This design comes from an exercise in tuning for small area and a short achievable clock period on the open sky130 flow, not from production work.
Only simulation tests tie the RTL to the original design; equivalence was not proved.
Some runs may be left out. An edit can pass the tests and still lose a function that they never use.

==> flow/design.v, too long to show whole: its modules and the start of the top module <==
// module ABC2: 3591 lines
// module FA: 4 lines
// module HA: 4 lines
// module GC: 3 lines
module ABC2 (
    OUT,
    CLOCK_50,
    RESET_N
);
  // ...
==> flow/flow/run.sh <==
#!/bin/bash
# Standard ORFS layout (standard.sh, unchanged synthesis), asking the
# resizer's repair_timing for a larger setup margin at the same clock and SDC.
set -euo pipefail
bash standard.sh SETUP_SLACK_MARGIN=13.2 finish > flow_make.log 2>&1
==> flow/standard.sh <==
#!/bin/bash
# synth_recipe.tcl (not shown) runs the flow's synth.tcl, then flattens the netlist and writes it again
# the make line also repeats each setting of config.mk as NAME=value (left out here)
make -C /OpenROAD-flow-scripts/flow DESIGN_CONFIG=/design/flow/config.mk WORK_HOME=/design/flow/orfs CLKGATE_MAP_FILE= SYNTH_SCRIPT=/design/flow/synth_recipe.tcl "${@:-finish}"
==> flow/config.mk <==
export PLATFORM = sky130hd
export DESIGN_NAME = ABC2
export DESIGN_NICKNAME = ABC2
export VERILOG_FILES = /design/flow/design.v
export SDC_FILE = /design/flow/constraint.sdc
export NUM_CORES = 4
export LEC_CHECK = 0
export CAP_MARGIN = 20
export CORE_MARGIN = 2
export CORE_UTILIZATION = 65
export CTS_CLUSTER_DIAMETER = 60
export CTS_CLUSTER_SIZE = 40
export PLACE_DENSITY = 0.8
export SLEW_MARGIN = 20
export SYNTH_HIERARCHICAL = 1
==> flow/constraint.sdc <==
create_clock -name core_clock -period 18.0 [get_ports {CLOCK_50}]
set_input_delay 3.6000 -clock core_clock [delete_from_list [all_inputs] [get_ports {CLOCK_50}]]
set_output_delay 3.6000 -clock core_clock [all_outputs]
set_load 0.01 [all_outputs]
Run 1, pin placement:
Pins as bars across the die edge, other pins in grey.
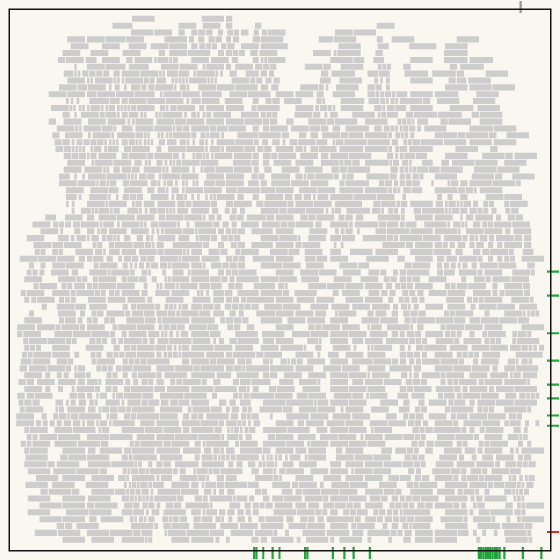
Red shows RESET_N, pins 1, direction input, edge right. Green shows OUT, pins 32, direction output, edge 24 bottom, 8 right.
All pins by edge: 24 bottom, 9 right, 1 top.

Run 1, sequential cells coloured by netlist name:
Scale bar: 50 um. Other sequential cells in the stronger grey, the rest of the logic in the fainter grey.
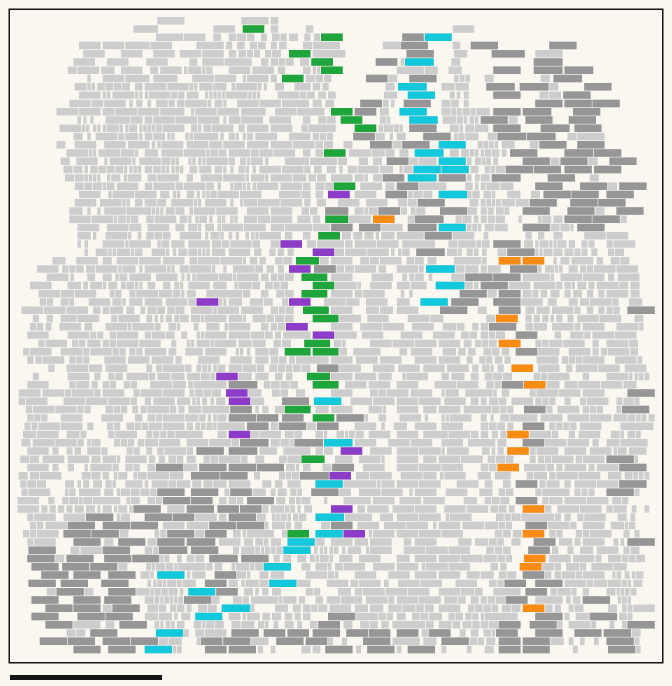
Green shows PA, placed flops 28. Orange shows PL, placed flops 15. Purple shows RA, placed flops 16, where centre. Cyan shows BF, placed flops 32.
Another 256 sequential cells are not coloured.

Run 1, clock wires, drivers and flops:
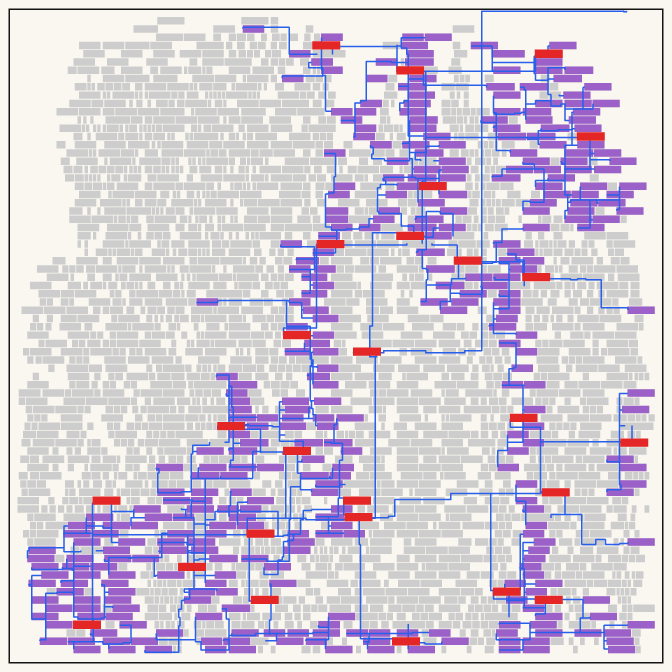
Blue shows clock wires, length 3920 um. Red shows cells driving clock nets, count 26. Purple shows flip-flops, count 347.
Position of the flops: spread over the die.

==> results by group, run 1 <==
Layout
  • Final net count: 3223
  • Multi-input logic area: 20400 um^2
  • Final instance area: 32100 um^2
  • Commonest cells after routing, fill and taps aside: fa_1, and2_1, nor2_1

Clocking
  • TritonCTS Sinks: 347
  • CTS Buffer Depth: 3
  • CTS root buffer: clkbuf_16

Synth
  • Syn avg cell area: 11.8 um^2
  • Synth Cell Area: 28700 um^2
  • Synth warn: 7
  • Flops & latches, synth: 347
  • Synth Flop Type: dfrtp_1
  • Post-synth ARST share: 64.6%

STA
  • Tcrit/Tclk final: 26.4%
  • Pins Over Slew Limit: 0
  • Clock Skew: 0.0459 ns
  • Min cycle time layout: 4.75 ns
  • Slew @ Worst Pin: 0.949 ns

Route
  • Met1 Wirelength: 28.2 mm
  • WL met2: 35.8 mm
  • Uppermost routed layer: met5

Critical path
  • Setup crit start kind: flip-flop
  • Worst endpoint data arrival time: 5.21 ns
  • R2r setup slk: 13.25 ns

Outcome
  • Status: timing/DRC/antenna clean

Global route
  • Vias in the first global route: 20675
  • Initial antenna violation count: 4
  • Global-route wire length before repair: 113 mm

Floorplan
  • I/O pin total: 34
  • Core area: 43900 um^2

Hold path
  • Worst hold path class: reg2reg

Place
  • Post-DP HPWL: 52.6 mm
run 1: cell type report:
| type | count | area share [%] |
|---|---|---|
| multi-input combinational | 1947 | 63.6 |
| sequential | 347 | 25.4 |
| timing repair buffer | 141 | 3.79 |
| tap | 592 | 2.30 |
| clock buffer | 26 | 2.02 |
| clock inverter | 22 | 1.45 |
| inverter | 82 | 1.35 |
| timing repair inverter | 4 | 0.0856 |
| antenna | 3 | 0.0234 |
run 1: through the flow:
| stage | cells | utilization [%] | hold slack [ns] |
|---|---|---|---|
| finish | 3164 | 73.2 | 0.312 |
| global route | 3161 | 73.1 | 0.310 |
| CTS | 3102 | 71.1 | 0.320 |
| detailed placement | 3016 | 67.6 | 0.320 |
| global placement | 3016 | 67.6 | 0.316 |
| floorplan | 2434 | - | 0.316 |
run 1: logic make-up (layout without fill, tap and decap cells):
logic type | after synthesis | count (layout) | synth area share (%)
buffers and inverters | 140 | 275 | 1.85
and+or+nand+nor | 712 | 712 | 12.7
other | 1 | 5 | 0.0130
xor gates and xnor gates | 271 | 271 | 8.26
DFF | 347 | 347 | 28.2
AOI/OAI and AO/OA | 290 | 290 | 7.25
adders and majority gates | 672 | 672 | 41.8
run 1: repair_timing:
action | CTS | global route
setup buffers | 33 | 57
gates resized for setup | 187 | 114
pin swaps | 1 | 22
cloned | 5 | 2
endpoints found under the setup margin | 112 | 45
run 1: worst max-delay path, cell delays in order, from the launching register on:
cell	delay (ns)
dfrtp_2	0.40
buf_12	0.17
clkinv_16	0.11
nor2_1	0.17
fa_1	0.48
fa_1	0.49
fa_1	0.40
fa_1	0.46
fa_1	0.54
ha_4	0.22
and3_1	0.22
and2_4	0.20
a21o_4	0.24
a21o_1	0.17
a21o_1	0.16
xor2_1	0.15
run 1: routing by layer:
metal,vias up,global-route usage [%]
met4,4,12.4
li1,8143,-
met1,9754,41.5
met3,213,5.62
met2,932,53.1
met5,-,0
## Run 2: large edit since run 1, in outline
flow/design.v: 3602 -> 2736 lines; modules unchanged: 2
  ABC2: edited, 3591 -> 2728 lines
  removed: GC
==> run 2 against run 1 <==
Still clean on timing, DRC and antenna; via count decreased by 0.39%; design area fell by 2.9%; clock skew is 0.023 ns lower; flip-flop and latch count fell by 1; non-clock buffer count down 65; critical path type is now reg2out; highest routed layer unchanged.
==> results by group, run 2 <==
Outcome
  • Status: timing/DRC/antenna clean (unchanged)

Route
  • WL met2: 35.0 mm (was 35.8 mm)
  • Drt drc: 0 (unchanged)
  • Uppermost routed layer: met5 (unchanged)
  • Met1 Wirelength: 29.0 mm (was 28.2 mm)

Place
  • Post-DP HPWL: 52.7 mm (was 52.6 mm)
  • Placed Cells: 3062 (was 3016)

Critical path
  • Crit path max-delay family: flip-flops (was adder cells)
  • Crit path depth: 1 (was 15)
  • Setup crit start kind: flip-flop (unchanged)
  • R2r setup slk: 13.28 ns (was 13.25 ns)
  • Delay of the slowest critical-path stage: 0.38 ns (was 0.54 ns)

Synth
  • Synth Flop Type: dfrtp_1 (unchanged)
  • Syn avg cell area: 11.6 um^2 (was 11.8 um^2)
  • Flops & latches, synth: 346 (was 347)
  • Synth Cell Area: 28900 um^2 (was 28700 um^2)
  • Post-synth ARST share: 64.7% (was 64.6%)
  • Synth warn: 7 (unchanged)

Layout
  • Final instance area: 31200 um^2 (was 32100 um^2)
  • Antenna Diode Count: 0 (was 3)
  • Final net count: 3180 (was 3223)
  • Fin cells: 3129 (was 3164)
  • Commonest cells after routing, fill and taps aside: fa_1, and2_1, ha_1 (was fa_1, and2_1, nor2_1)

STA
  • Pins Over Slew Limit: 0 (unchanged)
  • Fin. Hold Viols: 0 (unchanged)
  • Slew @ Worst Pin: 0.883 ns (was 0.949 ns)
  • Min cycle time layout: 4.77 ns (was 4.75 ns)
  • Clock Skew: 0.0233 ns (was 0.0459 ns)
  • Tcrit/Tclk final: 26.5% (was 26.4%)

Global route
  • Vias in the first global route: 20599 (was 20675)

Floorplan
  • I/O pin total: 34 (unchanged)
  • Core area: 44000 um^2 (was 43900 um^2)

Clocking
  • CTS root buffer: clkbuf_16 (unchanged)
  • TritonCTS Sinks: 346 (was 347)

Hold path
  • Worst hold path class: reg2reg (unchanged)
==> run 2: cell types whose count changed after synthesis, moves of 12 or more <==
cell      delta
nor3_1      +15
and2_1     +147
fa_1        -23
o21a_1      +12
nor2_1     -144
a21o_1     -122
and3_1      -33
clkbuf_1    +13
inv_1       +20
a21oi_1     +41
xnor2_1     +41
o21ai_0     +33
nand2_1     +16
xor2_1      -51
==> run 2: layout make-up <==
type / instances / area, um^2 / share of cell area (%)
Multi-Input combinational cell: 1982 / 20400 / 65.3
Sequential cell: 346 / 8160 / 26.1
Tap cell: 592 / 741 / 2.37
Timing Repair Buffer: 76 / 693 / 2.22
Clock buffer: 22 / 551 / 1.76
Inverter: 93 / 375 / 1.20
Clock inverter: 18 / 317 / 1.01
==> run 2: cell families (layout without fill, tap and decap cells) <==
kind of cell	Yosys count	count (layout)	share of synthesized area [%]
xor gates and xnor gates	261	261	7.91
adders and majority gates	657	657	40.3
AOI/OAI and AO/OA	318	318	7.37
and+or+nand+nor	742	742	14.3
DFF	346	346	27.9
muxes	4	4	0.143
buffers and inverters	160	209	2.09
==> run 2: what timing repair did <==
item / CTS / global route
gates resized for setup: 132 / 76
endpoints found under the setup margin: 104 / 85
buffers inserted: 8 / 18
pin swaps: 2 / 7
cloned: 0 / 1
==> run 2: metal layers <==
layer,track usage (%),vias to the layer above
met5,0,-
met4,9.10,2
met3,3.86,152
met2,52.6,736
met1,42.4,9839
li1,-,8243
==> run 2: metrics by stage <==
stage / util [%] / hold slack, ns / setup WS (ns)
3_5_place_dp: 67.8 / 0.320 / 12.21
3_3_place_gp: 67.8 / 0.318 / 12.33
4_1_cts: 70.2 / 0.334 / 13.20
5_1_grt: 70.9 / 0.338 / 13.14
2_1_floorplan: - / 0.316 / 13.33
6_report: 70.9 / 0.333 / 13.23
Run 2, a small window of the routed layout:
Scale bar: 10 um. Region (41, 41) to (66, 66) um. Cells in grey, sequential cells in the stronger grey; small squares are vias.
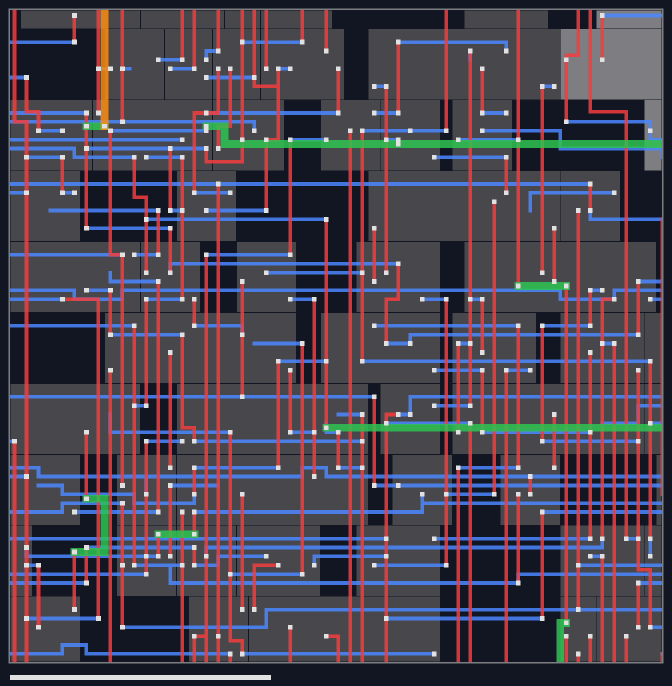
Green shows met3. Orange shows met4. Blue shows met1. Red shows met2.
Most frequent: and2_1 (13), fa_1 (10), xnor2_1 (6). Sequential cells in the window: 0. 40 logic cells have their middle in the window.

Run 2, clock wires, drivers and flops:
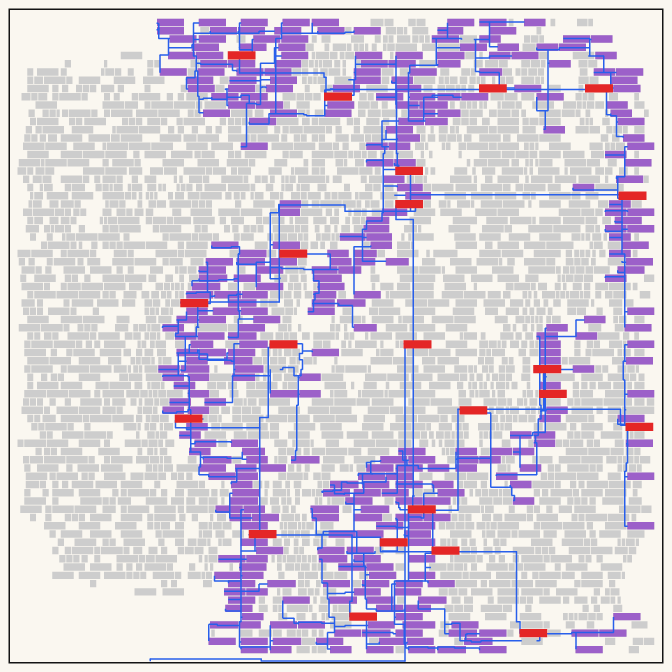
Blue shows clock wires, length 3720 um. Purple shows flip-flops, count 346. Red shows cells driving clock nets, count 22.
There are 23 routed clock nets. Position of the flops: spread over the die.

==> run 3: too many edits to list; what changed since run 2 <==
flow/design.v: 2736 -> 2777 lines; modules unchanged: 2
  ABC2: edited, 2728 -> 2769 lines
==> run 3 against run 2 <==
Routed wire length increased by 3.9%; global-route usage up 1.9 points; highest routed layer unchanged; die area shrank 3.1%.
==> results by group, run 3 <==
Global route
  • Initial antenna violation count: 1 (unchanged)
  • Vias in the first global route: 20442 (was 20599)
  • Largest net degree at the start of global routing: 88 (was 94)
  • Global-route wire length before repair: 112 mm (about the same)

STA
  • Min cycle time layout: 4.80 ns (was 4.77 ns)
  • Hold Slack: 0.325 ns (was 0.333 ns)
  • Final setup vio count: 0 (unchanged)
  • Slew @ Worst Pin: 0.839 ns (was 0.883 ns)
  • Maximum operating frequency: 208 MHz (was 210 MHz)
  • Fin. Hold Viols: 0 (unchanged)
  • Final setup margin: 13.20 ns (was 13.23 ns)
  • Pins Over Slew Limit: 0 (unchanged)
  • Clock Skew: 0.0153 ns (was 0.0233 ns)
  • Tcrit/Tclk final: 26.7% (was 26.5%)

Hold path
  • Worst hold path class: reg2reg (unchanged)
  • Hold Crit Depth: 0 (unchanged)

Place
  • Place WS: 12.43 ns (was 12.21 ns)
  • # port buffers: 33 (unchanged)
  • Post-DP HPWL: 51.1 mm (was 52.7 mm)

Critical path
  • CP dominant cell by count: fa_1
  • Worst endpoint data arrival time: 5.22 ns (was 1.17 ns)
  • R2r setup slk: 13.20 ns (was 13.28 ns)
  • Delay of the slowest critical-path stage: 0.71 ns (was 0.38 ns)
  • Setup crit start kind: flip-flop (unchanged)
  • Slowest CP cell: dfstp_4 (was dfrtp_1)
  • CP Cell Sequence: buf_4 -> buf_8 -> nor2_1 -> fa_1 -> fa_1 -> fa_1 -> fa_1 -> fa_1 -> ha_1 -> a21oi_1 -> a31oi_2 -> xor2_1 (was clkdlybuf4s15_1)

Clocking
  • CTS root buffer: clkbuf_16 (unchanged)
  • Clk latency of the worst-skew pair: 0.57 ns (was 0.58 ns)
  • TritonCTS Sinks: 347 (was 346)
  • CTS tree: built (unchanged)
  • CTS Buffer Depth: 3 (unchanged)

Synth
  • Syn avg cell area: 11.4 um^2 (was 11.6 um^2)
  • Count leader, synth: nor2_1 (was fa_1)
  • Flops & latches, synth: 347 (was 346)
  • Synth Flop Type: dfstp_2 (was dfrtp_1)
  • Post-synth ARST share: 64.6% (was 64.7%)
  • Synth Cell Area: 28000 um^2 (was 28900 um^2)
  • Synth warn: 7 (unchanged)
  • Post-synthesis sequential area ratio: 29.5% (was 27.9%)

Route
  • Drt drc: 0 (unchanged)
  • Total Wirelength: 72.9 mm (was 70.2 mm)
  • Via Count: 19162 (was 18972)

Layout
  • Commonest cells after routing, fill and taps aside: nor2_1, fa_1, xnor2_1 (was fa_1, and2_1, ha_1)
  • Final net count: 3206 (was 3180)
  • Final instance area: 31200 um^2 (about the same)
  • P&R area growth vs syn: 11.4% (was 7.98%)

Run
  • Number of max-cap violations: 0 (unchanged)

Floorplan
  • I/O pin total: 34 (unchanged)
  • Core area: 42800 um^2 (was 44000 um^2)
  • Die footprint: 44800 um^2 (was 46200 um^2)

Outcome
  • Status: timing/DRC/antenna clean (unchanged)
==> run 3: timing repair <==
item                                    CTS  global route
endpoints found under the setup margin   47            24
pin swaps                                 1            34
cloned                                    6             3
setup buffers                            25            71
resized for setup                       115            98
==> run 3: through the flow <==
stage | instances | util [%]
floorplan | 2464 | -
global placement | 2960 | 67.2
detailed placement | 2960 | 67.2
CTS | 3036 | 70.6
global route | 3110 | 72.9
finish | 3114 | 72.9
==> run 3: worst max-delay path, delay by kind of cell (launching register included) <==
| family | cells | cell delay [ns] |
|---|---|---|
| fa+ha+maj | 6 | 2.69 |
| flops | 1 | 0.71 |
| buf+inv | 2 | 0.44 |
| xor+xnor | 1 | 0.39 |
| compound gates | 2 | 0.32 |
| simple gates | 1 | 0.09 |
==> run 3: metal layers <==
layer  up-vias  GRT usage [%]  share of wire (%)  wire, um
li1       8087              -                  -         -
met1      9752           42.7                 38     27900
met2      1058           55.7                 49     35400
met3       263           4.78                8.1      5940
met4         2           14.1                5.1      3700
met5         -              0              0.018        13
==> run 3: kinds of logic after synthesis <==
family	share of synthesized area, %
compound gates	7.10
simple gates	9.89
xor+xnor	8.32
buf+inv	3.20
flops	29.5
fa+ha+maj	41.9
mux	0.0715
==> run 3: layout make-up <==
| type | instances | area, um^2 |
|---|---|---|
| multi-input cells | 1882 | 19200 |
| clock inverters | 19 | 245 |
| flip-flops and latches | 347 | 8360 |
| fillers | 2800 | 11600 |
| inverters | 145 | 574 |
| repair buffers | 145 | 1510 |
| diodes | 4 | 10.0 |
| clock buffers | 26 | 639 |
| well taps | 546 | 683 |
Run 3, pin placement:
Pins as bars across the die edge, other pins in grey.
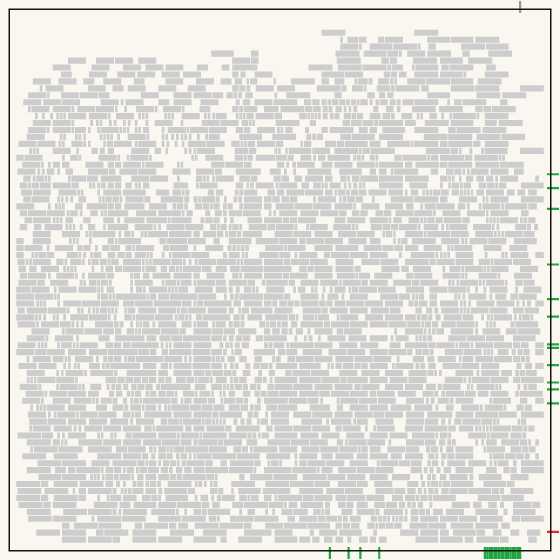
Green shows OUT, pins 32, direction output, edge 20 bottom, 12 right. Red shows RESET_N, pins 1, direction input, edge right.

Run 3, a small window of the routed layout:
Scale bar: 10 um. Region (40, 40) to (65, 65) um. Cells in grey, sequential cells in the stronger grey; small squares are vias.
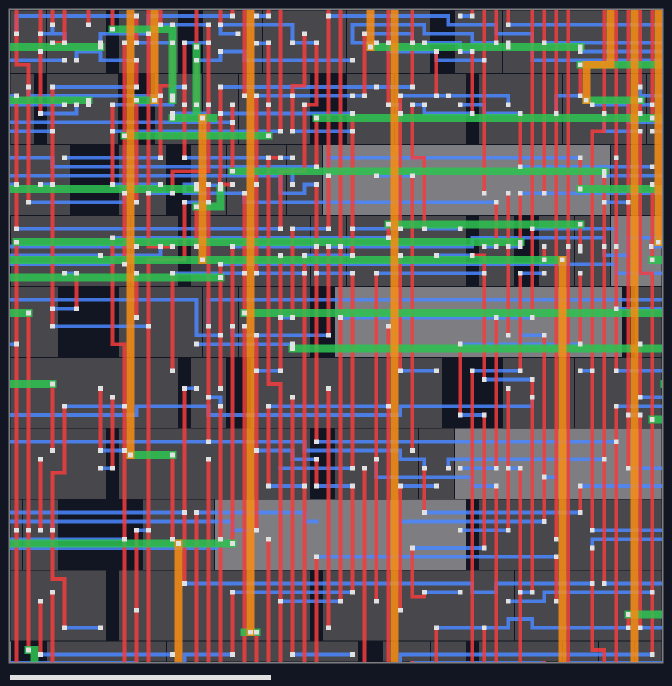
Red shows met2. Green shows met3. Blue shows met1. Orange shows met4.
Most frequent: nor2_1 (11), fa_1 (7), ha_1 (4). 53 logic cells have their middle in the window. Sequential cells in the window: 4.

-- static timing again, ports no longer ideal --
The results above use ideal ports. As a check the final layouts listed here were re-extracted and re-timed, cells and wires unchanged. Step 1, drivers: a clkbuf_16 drives CLOCK_50 and a buf_2 each remaining input, both assumed. Step 2 also shifts input and output timing later by t, the mid clock arrival at the registers, as if the neighbouring blocks saw the same clock. Slacks: ideal ports / drivers / drivers and shift; pairs: ideal ports / drivers.
run	shift t [ns]	setup WS [ns]	worst setup path at the end	worst register clock-pin slew, ns	worst data-port slew with drivers (ns)
run 1	0.650	13.255 / 13.210 / 13.002	input, reset recovery	0.11 / 0.11	0.07
run 2	0.613	13.233 / 13.183 / 13.029	input, reset recovery	0.12 / 0.12	0.05
run 3	0.619	13.203 / 13.172 / 13.157	input, reset recovery	0.09 / 0.09	0.05
After both steps every run listed still meets setup and hold. For run 1, which loses most, drivers alone change the setup slack by -0.045 ns; drivers and shift together by -0.253 ns. Setup slack includes reset recovery checks.
